Source: an optimization exercise on an open RTL-to-GDS flow (aim: small area and a short achievable clock period). Production flows keep margins and buffers that such runs may drop. At most, simulation tests tie the RTL to the original design; equivalence was not proved. Some runs may be left out. An edit can pass the tests and still lose a function that they never use. Only the layout flow was run in run 3; the RTL was not checked for function there.

## flow/design.v in outline (module list and top-level ports)
// module ved_64x64: 9478 lines
// module booth_enc: 5 lines
// module booth_enc0: 5 lines
// module booth_sel: 3 lines
// module fa: 4 lines
// module ha: 4 lines
// module final_adder: 2434 lines
module ved_64x64(clk, a, b, result);
  // ...
==> flow/flow/run.sh <==
#!/bin/bash
# Own layout flow: the standard ORFS flow (standard.sh, unchanged synthesis),
# with repair_timing asked to reach extra setup slack so that it sizes the
# critical paths. The clock, I/O delays and SDC are the standard flow's, unchanged.
set -euo pipefail
MARGIN=11
bash standard.sh SETUP_SLACK_MARGIN=$MARGIN finish > orfs_flow.log 2>&1
==> flow/standard.sh <==
#!/bin/bash
# synth_recipe.tcl (not shown) runs the flow's synth.tcl, then flattens the netlist and writes it again
# the make line also repeats each setting of config.mk as NAME=value (left out here)
make -C /OpenROAD-flow-scripts/flow DESIGN_CONFIG=/design/flow/config.mk WORK_HOME=/design/flow/orfs CLKGATE_MAP_FILE= SYNTH_SCRIPT=/design/flow/synth_recipe.tcl "${@:-finish}"
==> flow/config.mk <==
export PLATFORM = sky130hd
export DESIGN_NAME = ved_64x64
export DESIGN_NICKNAME = ved_64x64
export VERILOG_FILES = /design/flow/design.v
export SDC_FILE = /design/flow/constraint.sdc
export NUM_CORES = 4
export LEC_CHECK = 0
export CAP_MARGIN = 20
export CORE_MARGIN = 2
export CORE_UTILIZATION = 65
export SLEW_MARGIN = 20
export SYNTH_HIERARCHICAL = 1
==> flow/constraint.sdc <==
create_clock -name core_clock -period 24.0 [get_ports {clk}]
set_input_delay 4.8000 -clock core_clock [delete_from_list [all_inputs] [get_ports {clk}]]
set_output_delay 4.8000 -clock core_clock [all_outputs]
set_load 0.01 [all_outputs]
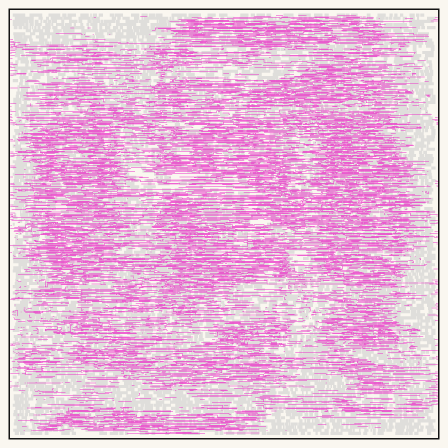
*Signal wires on met3, run 1*
wire length on this layer: 80.8 mm
longest straight run: 171 um
nets with wire on the layer: 1686
share of all routed wire: 19%
main direction: horizontal

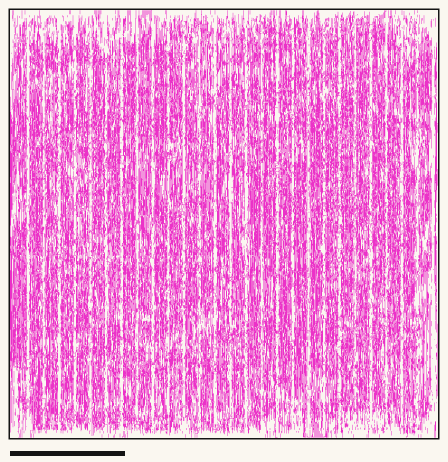
*Metal 2, run 1*
The bar under the picture is 100 um long.
wire length on this layer: 167 mm
share of all routed wire: 39%

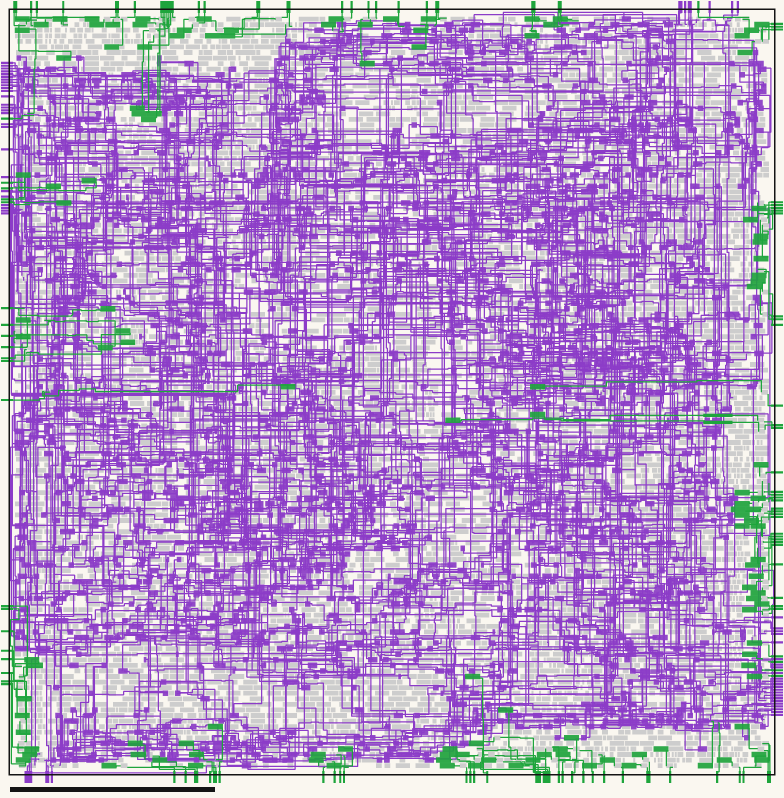
*I/O nets highlighted, run 1*
The bar under the picture is 100 um long.
| color | port | bits | direction | edge | end cells | buffers | wire |
|---|---|---|---|---|---|---|---|
| green | `result` | 128 | output | 38 bottom, 36 right, 34 top, 20 left | 128 | 128 | 3680 um |
| purple | `a` | 64 | input | 26 left, 23 right, 8 top, 7 bottom | 2144 | 163 | 115 mm |

==> summary.txt, run 1 <==
* Status: no timing/DRC/antenna violations
* Die W at between 300 and 400 um
* RSZ-0062 raised after global routing: false
* Vias in the first global route at 87194
* Top Layer Used: met5
* Post-detail-place hpwl at 269000 um
* Core footprint at 135000 sq um
* CP cell instances: buf_4 > buf_6 > buf_4 > a22oi_1 > xnor2_1 > fa_1 > fa_1 > fa_1 > fa_1 > fa_1 > fa_1 > ha_1 > nand4_1 > nor4_1 > o211a_1 > o21ai_0 > a21oi_1 > o21ai_1 > a21oi_1 > o21a_1 > a21oi_1 > xnor2_1
* Number of flops mapped to enable cells by yosys at 0
* Post-synthesis compound-gate area fraction at 23.5%
* Final Setup Violations at 0
* Dpl cell area at 96000 sq um
* Worst-path clk slew at around 70 ps
* Maximum number of pins on one net before global-route repair at 66
* # port buffers at 256
* First-pass GRT wire length at 601000 um
* DIE AREA at ~140000 sq um
* Worst setup SP type: input port
* Detail Route Antenna Nets at 0
* Final hold violations at 0
* Synthesized cell area at 88500 sq um
* Min Tclk post-route at 13260 ps
* Max FFs per register at 128
* Critical Path RT at approximately 24000 ps
* Worst-Margin Slew at between 1000 and 1500 ps
* Yosys warns at 7
* WL/cell at 43.3 um
* Initial drt markers at 16646
* Mux share of post-synthesis cell area at 0%
* Post-Route WL at 427000 um
* Core Rows at 135
* DR vias/cell at 8.38
* Top_reg_cell synth: dfxtp_1
* Worst-path fanout max at 26
* DR WL met2 at 167000 um
* Synth Area per Inst at about 12 sq um
* Worst path most repeated cell: fa_1
* DRC viols at 0
* Slew headroom at 18.6%
* Syn Nets at 9809
* Initial Util at 65.4%
* Routed via count at 82800
* CTS sink count at between 100 and 150
* Top achievable clock speed at 75.4 MHz
* Hold crit path type: in -> reg
* Post-route setup TNS at 0 ps
* Total track usage at 60.1%
* Boundary Pins at around 260
* Synth Area in Adders at between 40% and 50%
* Slew Limit Fails at 0
* Die H at 373 um
* Yosys cell types at 70
* Nets at around 10000
* Post-Synth Simple-Gate Area at 2.53%
* RD Place Congestion at 1.06
* Post-Route M1 WL at 127000 um
* CP endpoint kind: register
* Synthesized instance count at 7501
* Layout cell share with drive strength beyond 1 at about 17%
* CTS tree: done
* Hold path cells at 3
* Largest family of logic cells by synthesized area: adder cells
* Gr ovfl total at 0
* Clock Path Buffers at 2
* Largest stage delay, worst path at just over 600 ps
* Ys async rst share at 0%
* Design area at 99700 sq um
* Final Cycle Share at 55.2%
* Initial antenna violation count at 19
* CP arrival at approximately 14000 ps
* CTS root buffer: clkbuf_16
* Register bit total from synthesis at between 100 and 150
==> run 1: Yosys cell counts (3+ instances only) <==
master    number  area share [%]
a21boi_0       4           0.034
a21o_1        44            0.37
a21oi_1       71            0.40
a221o_1        4           0.045
a221oi_1       5           0.049
a22oi_1     1344              11
a22oi_2      672             9.5
a311oi_1       3           0.030
a31o_2         3           0.030
a31oi_1        4           0.028
and2_1        40            0.28
and3_1         6           0.042
and4_1         8           0.079
buf_4         72            0.61
buf_6          5           0.064
clkbuf_2       3           0.017
dfxtp_1      128             2.9
fa_1        1991              45
ha_1         188             2.7
inv_1        100            0.42
nand2_1      193            0.82
nand2_2        6           0.042
nand2b_1      71            0.50
nand3_1       10           0.057
nand4_1       18            0.13
nor2_1        59            0.25
nor2b_1       11           0.078
nor3_1        19            0.11
nor4_1         6           0.042
o211ai_1       4           0.034
o21a_1        16            0.14
o21ai_0       28            0.16
o21ai_1        3           0.017
o21bai_1      12            0.10
o22ai_2       62            0.88
o31a_1         3           0.030
or3_1          3           0.021
xnor2_1     2143              21
xor2_1       100            0.99
==> run 1: final cells by class <==
| class | instances | area [sq um] |
|---|---|---|
| Clock buffer | 19 | 433 |
| Tap cell | 1781 | 2230 |
| Multi-Input combinational cell | 7193 | 86700 |
| Antenna cell | 7 | 17.5 |
| Inverter | 101 | 379 |
| Sequential cell | 128 | 2560 |
| Clock inverter | 13 | 106 |
| Fill cell | 9590 | 35600 |
| Timing Repair Buffer | 633 | 7330 |
==> run 1: metrics by stage <==
| stage | instances | worst slack, ps | hold WS, ps | util (%) |
|---|---|---|---|---|
| after floorplan | 7501 | 11050 | 5100 | - |
| after global placement | 9744 | 7610 | 5530 | 70.9 |
| after detailed placement | 9746 | 7860 | 5530 | 71.0 |
| after CTS | 9818 | 11000 | 5050 | 72.5 |
| after global routing | 9871 | 10940 | 4990 | 73.7 |
| final | 9875 | 10740 | 5000 | 73.7 |
==> run 1: worst max-delay path, delay by kind of cell <==
kind | cells | cell delay [ps]
adders and majority gates | 7 | 3330
AOI/OAI and AO/OA | 8 | 2700
buffers and inverters | 3 | 1390
and+or+nand+nor | 2 | 610
xor gates and xnor gates | 2 | 710
==> run 1: cells by family (layout without fill, tap and decap cells) <==
family,count (synthesis),in the layout
simple gates,458,458
fa+ha+maj,2179,2179
other cells,1,8
xor+xnor,2243,2246
compound gates,2307,2309
flops,128,128
buf+inv,185,766
==> run 1: layer usage <==
layer | GRT usage, % | up-vias
met5 | 2.80 | -
met1 | 68.5 | 40608
met4 | 51.1 | 36
met2 | 81.5 | 10120
met3 | 32.7 | 3727
li1 | - | 28309
==> run 1: what timing repair did <==
item,4_1_cts,5_1_grt
setup endpoints to repair,86,60
buffers inserted,29,26
pin swaps,21,20
gates cloned,11,24
resized for setup,277,241
hold buffers,0,0
==> run 1: placed cells by master, fill, tap and decap left out, types with 69 or more instances in the layout <==
master           netlist  final
fa_1                1991   1989
clkdlybuf4s50_1        0    128
ha_1                 188    188
buf_6                  5     89
inv_1                100    100
a21oi_1               71     69
nand2b_1              71     70
a22oi_1             1344   1344
xnor2_1             2143   2136
dfxtp_1              128    128
buf_4                 72    227
nand2_1              193    192
a22oi_2              672    672
### Metal 4, run 1

Supply wires on this layer in gray.
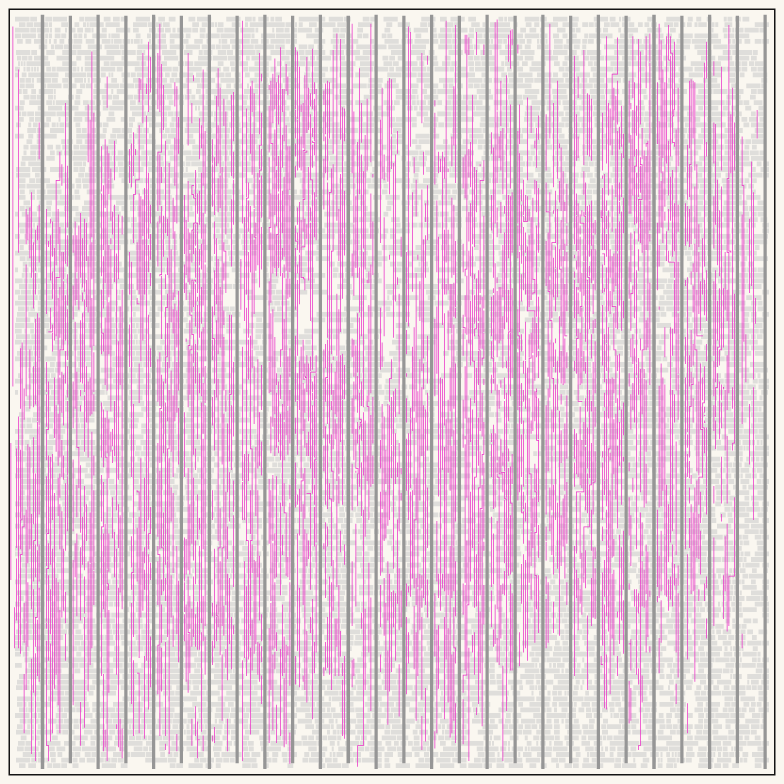

==> run 2: too many edits to list; what changed since run 1 <==
flow/design.v: 11933 -> 11805 lines; modules unchanged: 6
  ved_64x64: edited, 9478 -> 9350 lines
==> flow/flow/run.sh (replaced) <==
#!/bin/bash
# Own layout flow: the standard ORFS flow (standard.sh, unchanged synthesis),
# with two changes in how the layout is made:
#  - repair_timing is asked for 11 ns of extra setup slack, so that it sizes and
#    buffers the critical paths instead of leaving minimum-size cells;
#  - the port buffers that buffer_ports inserts on every input and output are
#    buf_2 cells (instead of the delay buffer it picks by default).
# The clock, I/O delays and SDC are the standard flow's, unchanged. ORFS writes each step's
# full log under orfs/logs/; make's own output goes to orfs_flow.log here.
set -euo pipefail
bash standard.sh SETUP_SLACK_MARGIN=11 MATCH_CELL_FOOTPRINT=0 \
  "BUFFER_PORTS_ARGS=-buffer_cell sky130_fd_sc_hd__buf_2" finish > orfs_flow.log 2>&1
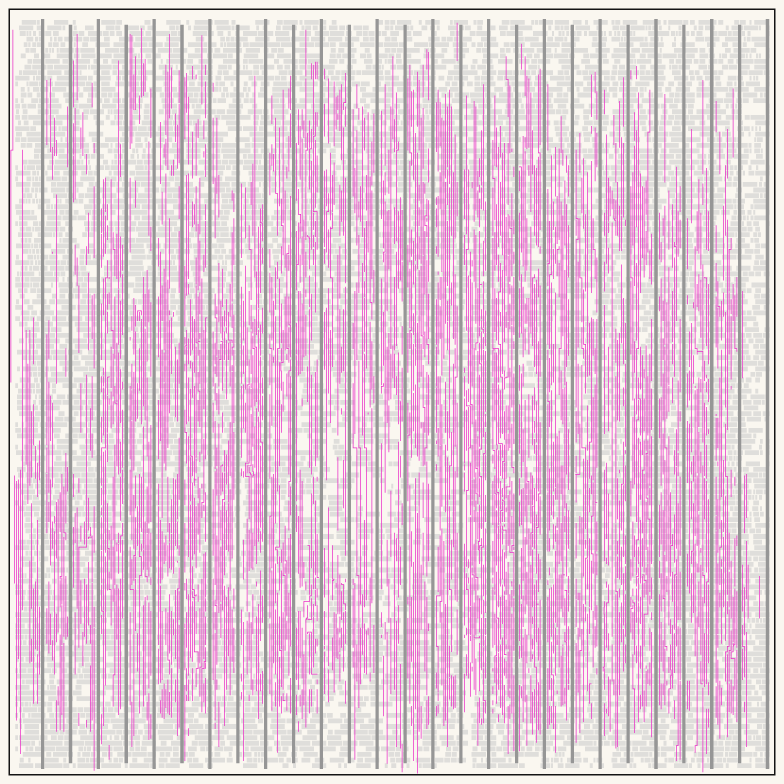
*Metal 4, run 2*
Supply wires on this layer in gray.
longest straight run: 224 um
nets with wire on the layer: 748
wire length on this layer: 51.7 mm
share of all routed wire: 12%

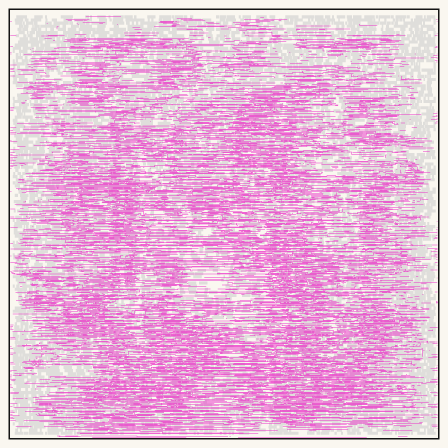
*Signal wires on met3, run 2*
longest straight run: 188 um
nets with wire on the layer: 1675
wire length on this layer: 86.8 mm
main direction: horizontal

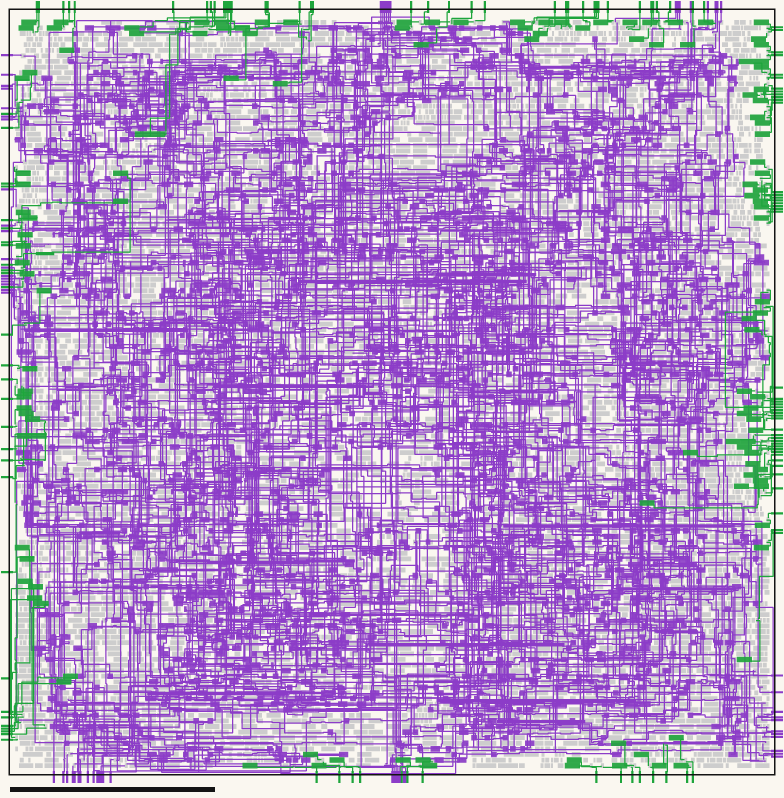
*I/O nets highlighted, run 2*
The bar under the picture is 100 um long.
| color | port | bits | direction | edge | end cells | buffers | wire |
|---|---|---|---|---|---|---|---|
| green | `result` | 128 | output | 45 right, 39 top, 29 left, 15 bottom | 128 | 128 | 3470 um |
| purple | `a` | 64 | input | 21 bottom, 18 left, 14 top, 11 right | 2144 | 149 | 119 mm |

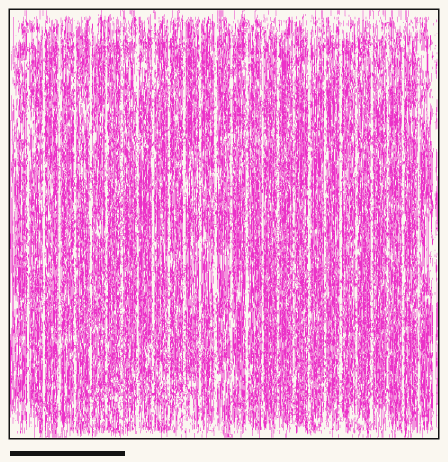
*Metal 2, run 2*
The bar under the picture is 100 um long.
routed via count: 84449
Post-Route WL: 438000 um
global routing met2 resource utilization: 82.0%

==> summary.txt, run 2 <==
* Die H at 372 um (-0.31%)
* Drt pass-1 iters at 13
* Number of flops mapped to enable cells by yosys at 0 (unchanged)
* Max FFs per register at 128 (unchanged)
* CTS Buf Count at 17
* Vias in the first global route at 86516 (-0.78%)
* Slowest CP cell: buf_4
* Detail Route Antenna Nets at 0 (unchanged)
* Maximum number of pins on one net before global-route repair at 65 (-1.5%)
* Hold crit path type: in -> reg
* Final hold violations at 0 (unchanged)
* Top cells by count, synth: xnor2_1 (2141), fa_1 (1991), a22oi_1 (1345)
* Worst-Margin Slew at 1130 ps (-92.8 ps)
* Top-area cell type share of the netlist area at 45.3% (+0.28 points)
* CTS sink count at 128 (unchanged)
* Slew headroom at 24.2% (+5.6 points)
* Setup WS pre-CTS at 8800 ps (+947 ps)
* Register area share after synthesis at about 2.9%
* WL/cell at 44.5 um (+2.8%)
* Synth Area per Inst at 11.8 sq um (+0.13%)
* Yosys warns at 7 (unchanged)
* Commonest non-fill, non-tap cell in the layout: xnor2_1
* CP endpoint kind: register
* Count leader, synth: xnor2_1
* Final Cycle Share at 55.2% (about the same)
* Initial antenna violation count at 25 (+6)
* Hold WS at 5220 ps (+218 ps)
* Initial Util at 65.7% (+0.24 points)
* Buffers plus inverters on the worst setup path at 5 (+2)
* Critical Path Stages at 24 (+9.1%)
* Core Rows at 134 (-0.74%)
* Post-route setup TNS at 0 ps (unchanged)
* Yosys cell types at 80 (+14%)
* Hold path cells at 6 (+3)
* Nets at 10345 (-0.36%)
* Area contributors post-synth: fa_1 (45%), xnor2_1 (21%), a22oi_1 (11%), a22oi_2 (9.6%), dfxtp_1 (2.9%)
* Boundary Pins at 257 (unchanged)
* Top achievable clock speed at 75.5 MHz (about the same)
* RD Place Congestion at 1.05 (-0.71%)
* Synthesized cell area at 88000 sq um (-0.62%)
* DRC viols at 0 (unchanged)
* DIE AREA at 138000 sq um (-0.61%)
* Syn Nets at 9753 (-0.57%)
* Total track usage at 61.6% (+1.5 points)
* Min Tclk post-route at 13250 ps (-9.20 ps)
* Largest stage delay, worst path at 720 ps (+100 ps)
* Slew Limit Fails at 0 (unchanged)
* Initial drt markers at 16645 (-0.0060%)
* Final Setup Violations at 0 (unchanged)
* Critical Path RT at 24550 ps (+120 ps)
* Ys async rst share at 0% (unchanged)
* H-Tree Depth at 4
* Synthesized instance count at 7445 (-0.75%)
* Design area at 98300 sq um (-1.4%)
* Core footprint at 134000 sq um (-0.99%)
* Layout cell share with drive strength beyond 1 at 18.1% (+1.2 points)
* Max Cap Viol at 0
* CTS Hold Buffers Added at 0 (unchanged)
* CTS root buffer: clkbuf_16
* Dpl cell area at 94200 sq um (-1.9%)
* Worst path most repeated cell: fa_1
* CP arrival at 13800 ps (+110 ps)
* Clock Path Buffers at 2 (unchanged)
* Area leader, netlist: fa_1
* Worst-path clk slew at 80 ps (about the same)
* Post-detail-place hpwl at 259000 um (-3.7%)
* Critical path type: in -> reg
* Status: no timing/DRC/antenna violations
* Placed cells at 9678 (-0.70%)
* Gr ovfl total at 0 (unchanged)
* Most frequent cells in the layout: xnor2_1 (2137), fa_1 (1990), a22oi_1 (1344), a22oi_2 (673), buf_4 (197)
* Register bit total from synthesis at 128 (unchanged)
* Worst setup SP type: input port
* CTS tree: done
* Setup ws final at 10750 ps (+9.20 ps)
* Worst-path fanout max at 32 (+23%)
* Layout Cells excl Fill at 9847 (-0.28%)
* RSZ-0062 raised after global routing: false
* Top_reg_cell synth: dfxtp_1
* DR vias/cell at 8.58 (+2.3%)
* # port buffers at 256 (unchanged)
* Die W at 372 um (-0.31%)
* First-pass GRT wire length at 603000 um (+0.30%)
* CP cell instances: buf_6 > buf_4 > buf_6 > xnor2_1 > fa_1 > fa_1 > fa_1 > fa_1 > fa_1 > fa_1 > fa_2 > ha_1 > a21o_1 > nand2_1 > a21oi_1 > nand3b_1 > buf_4 > o31ai_4 > buf_4 > a2111oi_4 > o31ai_2 > a31oi_4 > or4_1 > nand4_1
* Synthesis-to-finish area growth at 11.7%
* CP delay by family, top: adder cells
==> run 2: logic make-up after synthesis <==
family                     count (synthesis)  share of synthesized area, %
buffers and inverters                    163                         0.942
xor gates and xnor gates                2202                          21.9
adders and majority gates               2179                          48.0
and+or+nand+nor                          471                          2.66
other                                      1                       0.00426
AOI/OAI and AO/OA                       2297                          23.5
muxes                                      4                        0.0469
DFF                                      128                          2.91
==> run 2: worst min-delay path, stage by stage <==
cell	delay, ps
buf_2	90
buf_4	280
nand2_1	190
fa_1	210
xor2_1	80
xnor2_1	120
==> run 2: final cells by class <==
| type | instances | area (sq um) |
|---|---|---|
| multi-input cells | 7154 | 85600 |
| fillers | 9556 | 35700 |
| repair buffers | 628 | 6850 |
| flip-flops and latches | 128 | 2560 |
| well taps | 1768 | 2210 |
| clock buffers | 17 | 425 |
| inverters | 108 | 405 |
| clock inverters | 15 | 198 |
| diodes | 29 | 72.6 |
==> run 2: stage by stage <==
| stage | utilization (%) |
|---|---|
| final | 73.4 |
| after global routing | 73.3 |
| after CTS | 71.6 |
| after detailed placement | 70.3 |
| after global placement | 70.3 |
| after floorplan | - |
==> run 2: layer usage <==
| layer | up-vias | track usage (%) | routed length (um) | share of wire [%] |
|---|---|---|---|---|
| met1 | 41091 | 69.4 | 131000 | 30 |
| li1 | 28270 | - | - | - |
| met3 | 4186 | 38.4 | 86800 | 20 |
| met5 | - | 3.29 | 2500 | 0.57 |
| met4 | 81 | 49.4 | 51700 | 12 |
| met2 | 10821 | 82.0 | 166000 | 38 |
==> run 2: what timing repair did <==
| action | 4_1_cts | 5_1_grt |
|---|---|---|
| setup buffers | 15 | 54 |
| gates cloned | 5 | 34 |
| pin swaps | 13 | 28 |
| resized for setup | 293 | 268 |
| endpoints found under the setup margin | 81 | 70 |
## Run 3: large edit since run 2, in outline
flow/design.v: 11805 -> 10768 lines; modules unchanged: 0
  ved_64x64: edited, 9350 -> 10757 lines
  mfa: new, 4 lines
  mha: new, 4 lines
  mbsel: new, 3 lines
  removed: booth_enc, booth_enc0, booth_sel, fa, ha, final_adder
==> module mha as of run 3 <==
module mha(input a, input b, output s, output co);
  assign s = a ^ b;
  assign co = a & b;
endmodule
==> module mfa as of run 3 <==
module mfa(input a, input b, input c, output s, output co);
  assign s = a ^ b ^ c;
  assign co = (a & b) | (a & c) | (b & c);
endmodule
==> module mbsel as of run 3 <==
module mbsel(input one, input two, input neg, input x, input y, output pp);
  assign pp = ((one & x) | (two & y)) ^ neg;
endmodule
==> flow/run.sh (new file) <==
#!/bin/bash
# synth_recipe.tcl (not shown) runs the flow's synth.tcl, then flattens the netlist and writes it again
# the make line also repeats each setting of config.mk as NAME=value (left out here)
make -C /OpenROAD-flow-scripts/flow DESIGN_CONFIG=/design/flow/config.mk WORK_HOME=/design/flow/orfs CLKGATE_MAP_FILE= SYNTH_SCRIPT=/design/flow/synth_recipe.tcl finish
--- a/flow/config.mk
+++ b/flow/config.mk
@@ -8,5 +8,5 @@
 export CAP_MARGIN = 20
 export CORE_MARGIN = 2
-export CORE_UTILIZATION = 65
+export CORE_UTILIZATION = 40
 export SLEW_MARGIN = 20
 export SYNTH_HIERARCHICAL = 1
removed: flow/flow/run.sh
removed: flow/standard.sh
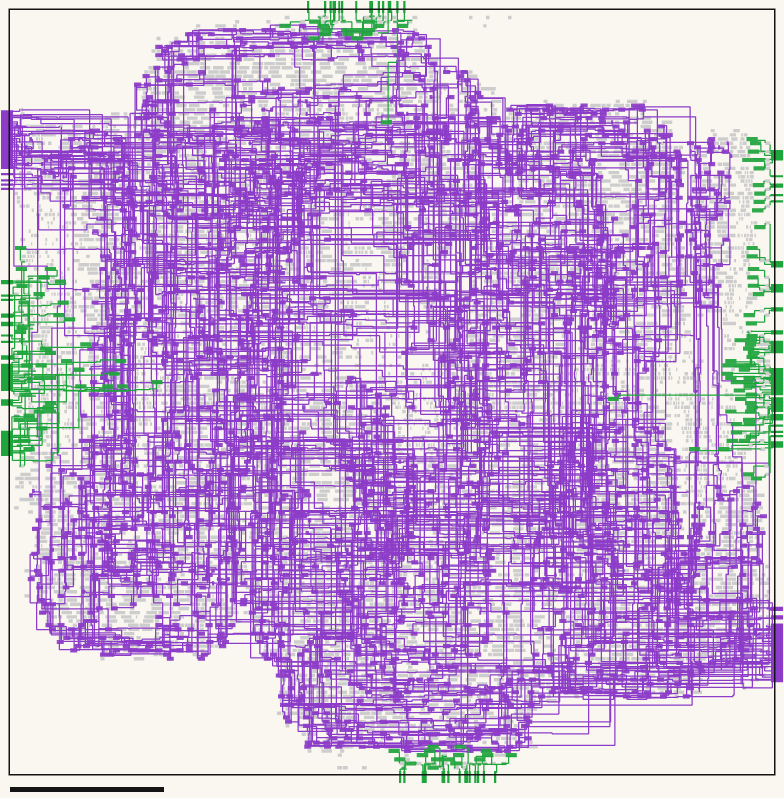
*I/O nets highlighted, run 3*
The bar under the picture is 100 um long.
| color | port | bits | direction | edge | end cells | buffers | wire |
|---|---|---|---|---|---|---|---|
| green | `result` | 128 | output | 56 right, 40 left, 16 bottom, 16 top | 128 | 128 | 3720 um |
| purple | `a` | 64 | input | 32 right, 32 left | 2175 | 202 | 145 mm |

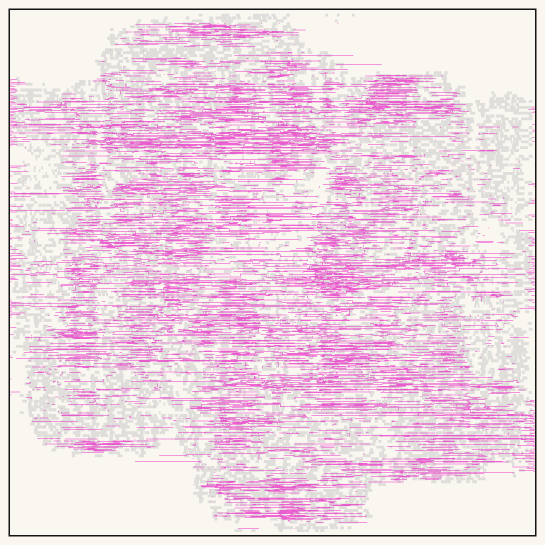
*Signal wires on met3, run 3*
longest straight run: 196 um
share of all routed wire: 13%
nets with wire on the layer: 1532
wire length on this layer: 66.2 mm

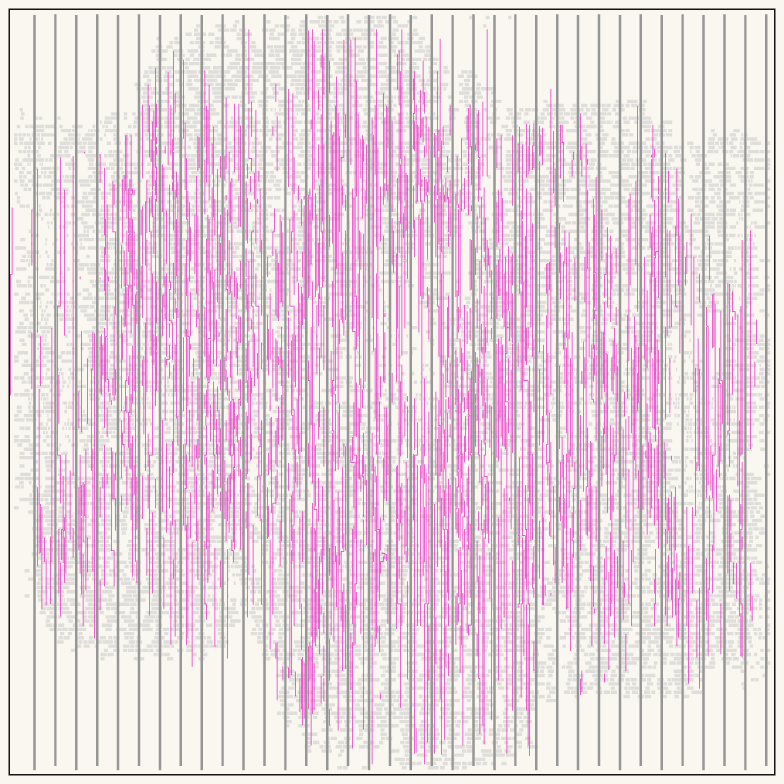
*Metal 4, run 3*
Supply wires on this layer in gray.
Post-Route WL: 526000 um
routed via count: 84262

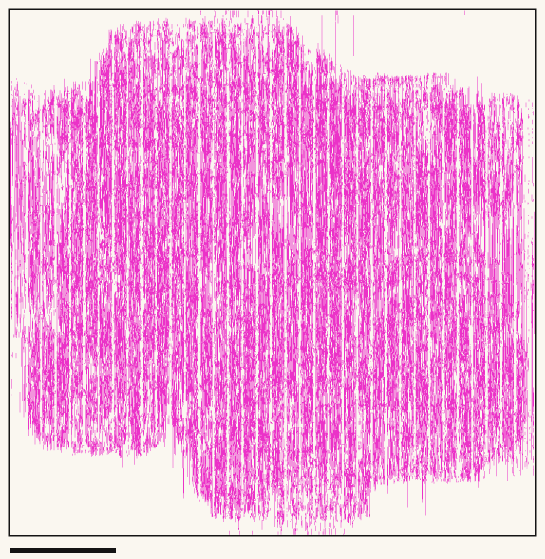
*Metal 2, run 3*
The bar under the picture is 100 um long.
global routing met2 resource utilization: 63.1%

==> summary.txt, run 3 <==
* DRC viols at 0 (unchanged)
* Gr ovfl total at 0 (unchanged)
* Post-route setup TNS at 0 ps (unchanged)
* Most frequent cells in the layout: xnor2_1 (2126), a22oi_2 (2016), fa_1 (1984), buf_4 (430), a21oi_1 (242)
* DIE AREA at 246000 sq um (+78%)
* DR vias/cell at 7.21 (-16%)
* Hold crit path type: in -> reg
* Post-CTS Setup Inserts at 0 (-15)
* Worst path most repeated cell: fa_1
* Max FFs per register at 128 (unchanged)
* Vias in the first global route at 90810 (+5.0%)
* CTS tree: done
* Final hold violations at 0 (unchanged)
* Area leader, netlist: fa_1
* Layout Cells excl Fill at 11694 (+19%)
* Nets at 10776 (+4.2%)
* Top cells by count, synth: xnor2_1 (2126), a22oi_2 (2016), fa_1 (1984)
* Status: no timing/DRC/antenna violations
* Initial drt markers at 10560 (-37%)
* Synthesis-to-finish area growth at 10.8%
* Min Tclk post-route at 16160 ps (+2910 ps)
* Design area at 107000 sq um (+9.1%)
* Critical path type: in -> reg
* Slew Limit Fails at 0 (unchanged)
* CP arrival at 16660 ps (+2860 ps)
* Max Cap Viol at 0 (unchanged)
* Top_reg_cell synth: dfxtp_1
* Worst setup SP type: input port
* CTS sink count at 128 (unchanged)
* Worst-Margin Slew at 1360 ps (+231 ps)
* Die W at 496 um (+33%)
* CP endpoint kind: register
* Largest stage delay, worst path at 980 ps (+260 ps)
* Maximum number of pins on one net before global-route repair at 65 (unchanged)
* Slowest CP cell: a211oi_1
* Area contributors post-synth: fa_1 (41%), a22oi_2 (26%), xnor2_1 (19%), dfxtp_1 (2.6%), ha_1 (2.4%)
* FILL cells at 22280 (+130%)
* Worst-path clk slew at 100 ps (+20 ps)
* Layout cell share with drive strength beyond 1 at 30.7% (+13 points)
* Core Rows at 180 (+34%)
* RD Place Congestion at 1.07 (+2.5%)
* Dpl cell area at 107000 sq um (+13%)
* Die H at 496 um (+33%)
* Slew headroom at 9.03% (-15 points)
* WL/cell at 45.0 um (+1.1%)
* Register area share after synthesis at 2.65% (-0.27 points)
* Yosys warns at 7 (unchanged)
* Final Cycle Share at 67.3% (+12 points)
* Clock Path Buffers at 2 (unchanged)
* Total track usage at 42.5% (-19 points)
* CTS root buffer: clkbuf_16
* Boundary Pins at 257 (unchanged)
* Synth Area per Inst at 12.2 sq um (+3.1%)
* CTS Buf Count at 17 (unchanged)
* Ys async rst share at 0% (unchanged)
* Top achievable clock speed at 61.9 MHz (-18%)
* Initial antenna violation count at 30 (+20%)
* Post-detail-place hpwl at 365000 um (+41%)
* Critical Path RT at 24510 ps (-40 ps)
* Final Setup Violations at 0 (unchanged)
* Placed cells at 11639 (+20%)
* Final Core Density at 44.6% (-29 points)
* Hold path cells at 5 (-1)
* H-Tree Depth at 4 (unchanged)
* Synthesized cell area at 96800 sq um (+10%)
* RSZ-0062 raised after global routing: false
* Synthesized instance count at 7942 (+6.7%)
* CTS Hold Buffers Added at 0 (unchanged)
* Drt pass-1 iters at 7 (-6)
* Worst-path fanout max at 40 (+25%)
* Detail Route Antenna Nets at 0 (unchanged)
* Count leader, synth: xnor2_1
* Yosys cell types at 74 (-7.5%)
* Syn Nets at 10244 (+5.0%)
* # port buffers at 256 (unchanged)
* Register bit total from synthesis at 128 (unchanged)
* First-pass GRT wire length at 726000 um (+20%)
* Core footprint at 241000 sq um (+80%)
* Top-area cell type share of the netlist area at 41.0% (-4.3 points)
* Initial Util at 40.2% (-25 points)
* Commonest non-fill, non-tap cell in the layout: xnor2_1
* Number of flops mapped to enable cells by yosys at 0 (unchanged)
* Post-cts sizing count at 0 (-100%)
run 3: cell count changes in the layout (fill, tap and decap cells not counted), moves of 86 or more:
cell / change
buf_4: +233
a22oi_1: -1343
a22oi_2: +1343
buf_6: -86
clkdlybuf4s50_1: +159
buf_2: -177
a21oi_1: +166
run 3: cell families (layout without fill, tap and decap cells):
kind of cell	Yosys count	count (layout)	share of synthesized area, %
flops	128	128	2.65
other cells	0	22	0
simple gates	584	584	2.99
buf+inv	208	753	0.817
fa+ha+maj	2173	2173	43.5
compound gates	2643	2643	30.1
xor+xnor	2206	2206	20.0
run 3: stage by stage:
stage | worst slack (ps) | hold slack, ps
after floorplan | 6300 | 4900
after global placement | 7880 | 5540
after detailed placement | 7860 | 5530
after CTS | 8460 | 5110
after global routing | 7980 | 5170
final | 7840 | 5180
run 3: area by class of cell:
cell class	instances	area, sq um	share of cell area [%]
Inverter	105	394	0.368
Timing Repair Buffer	616	5340	4.98
Tap cell	3185	3990	3.72
Clock buffer	19	433	0.404
Antenna cell	22	55.1	0.0513
Sequential cell	128	2560	2.39
Multi-Input combinational cell	7606	94300	88.0
Clock inverter	13	130	0.121
run 3: metal layers:
| layer | wire length, um | part of all wire [%] | track usage [%] |
|---|---|---|---|
| met1 | 181000 | 34 | 48.9 |
| met5 | 275 | 0.052 | 0.367 |
| met2 | 225000 | 43 | 63.1 |
| met3 | 66200 | 13 | 15.3 |
| met4 | 54000 | 10 | 35.4 |
run 3: worst max-delay path: cells and delay by family:
kind / cells / cell delay, ps
compound gates: 7 / 3260
simple gates: 5 / 1380
fa+ha+maj: 8 / 3790
buf+inv: 5 / 2640
xor+xnor: 3 / 550

==> static timing again, ports no longer ideal <==
The results above use ideal ports. As a check the final layouts listed here were re-extracted and re-timed, cells and wires unchanged. Step 1: set_driving_cell puts a clkbuf_16 on clk and a buf_2 on each other input, an assumption about the parent block. Step 2 moves the port delays by t, midway between the first and last clock arrival at a register: inputs arrive t later, outputs are due t later. That takes back most of the time a late clock gives input paths. a / b / c = no drivers / after step 1 / after step 2; a / b = the first two.
run | t (ns) | slack for setup (ns) | latest minus earliest clock arrival (ns)
run 1 | 0.686 | 10.740 / 10.792 / 10.106 | 0.037 / 0.036
run 2 | 0.693 | 10.749 / 10.771 / 10.078 | 0.030 / 0.030
run 3 | 0.707 | 7.844 / 7.903 / 7.197 | 0.057 / 0.057
After both steps setup and hold are still met in every run listed. The setup slack of run 2, which loses most, moves by +0.022 ns with the drivers and by -0.671 ns with both steps.
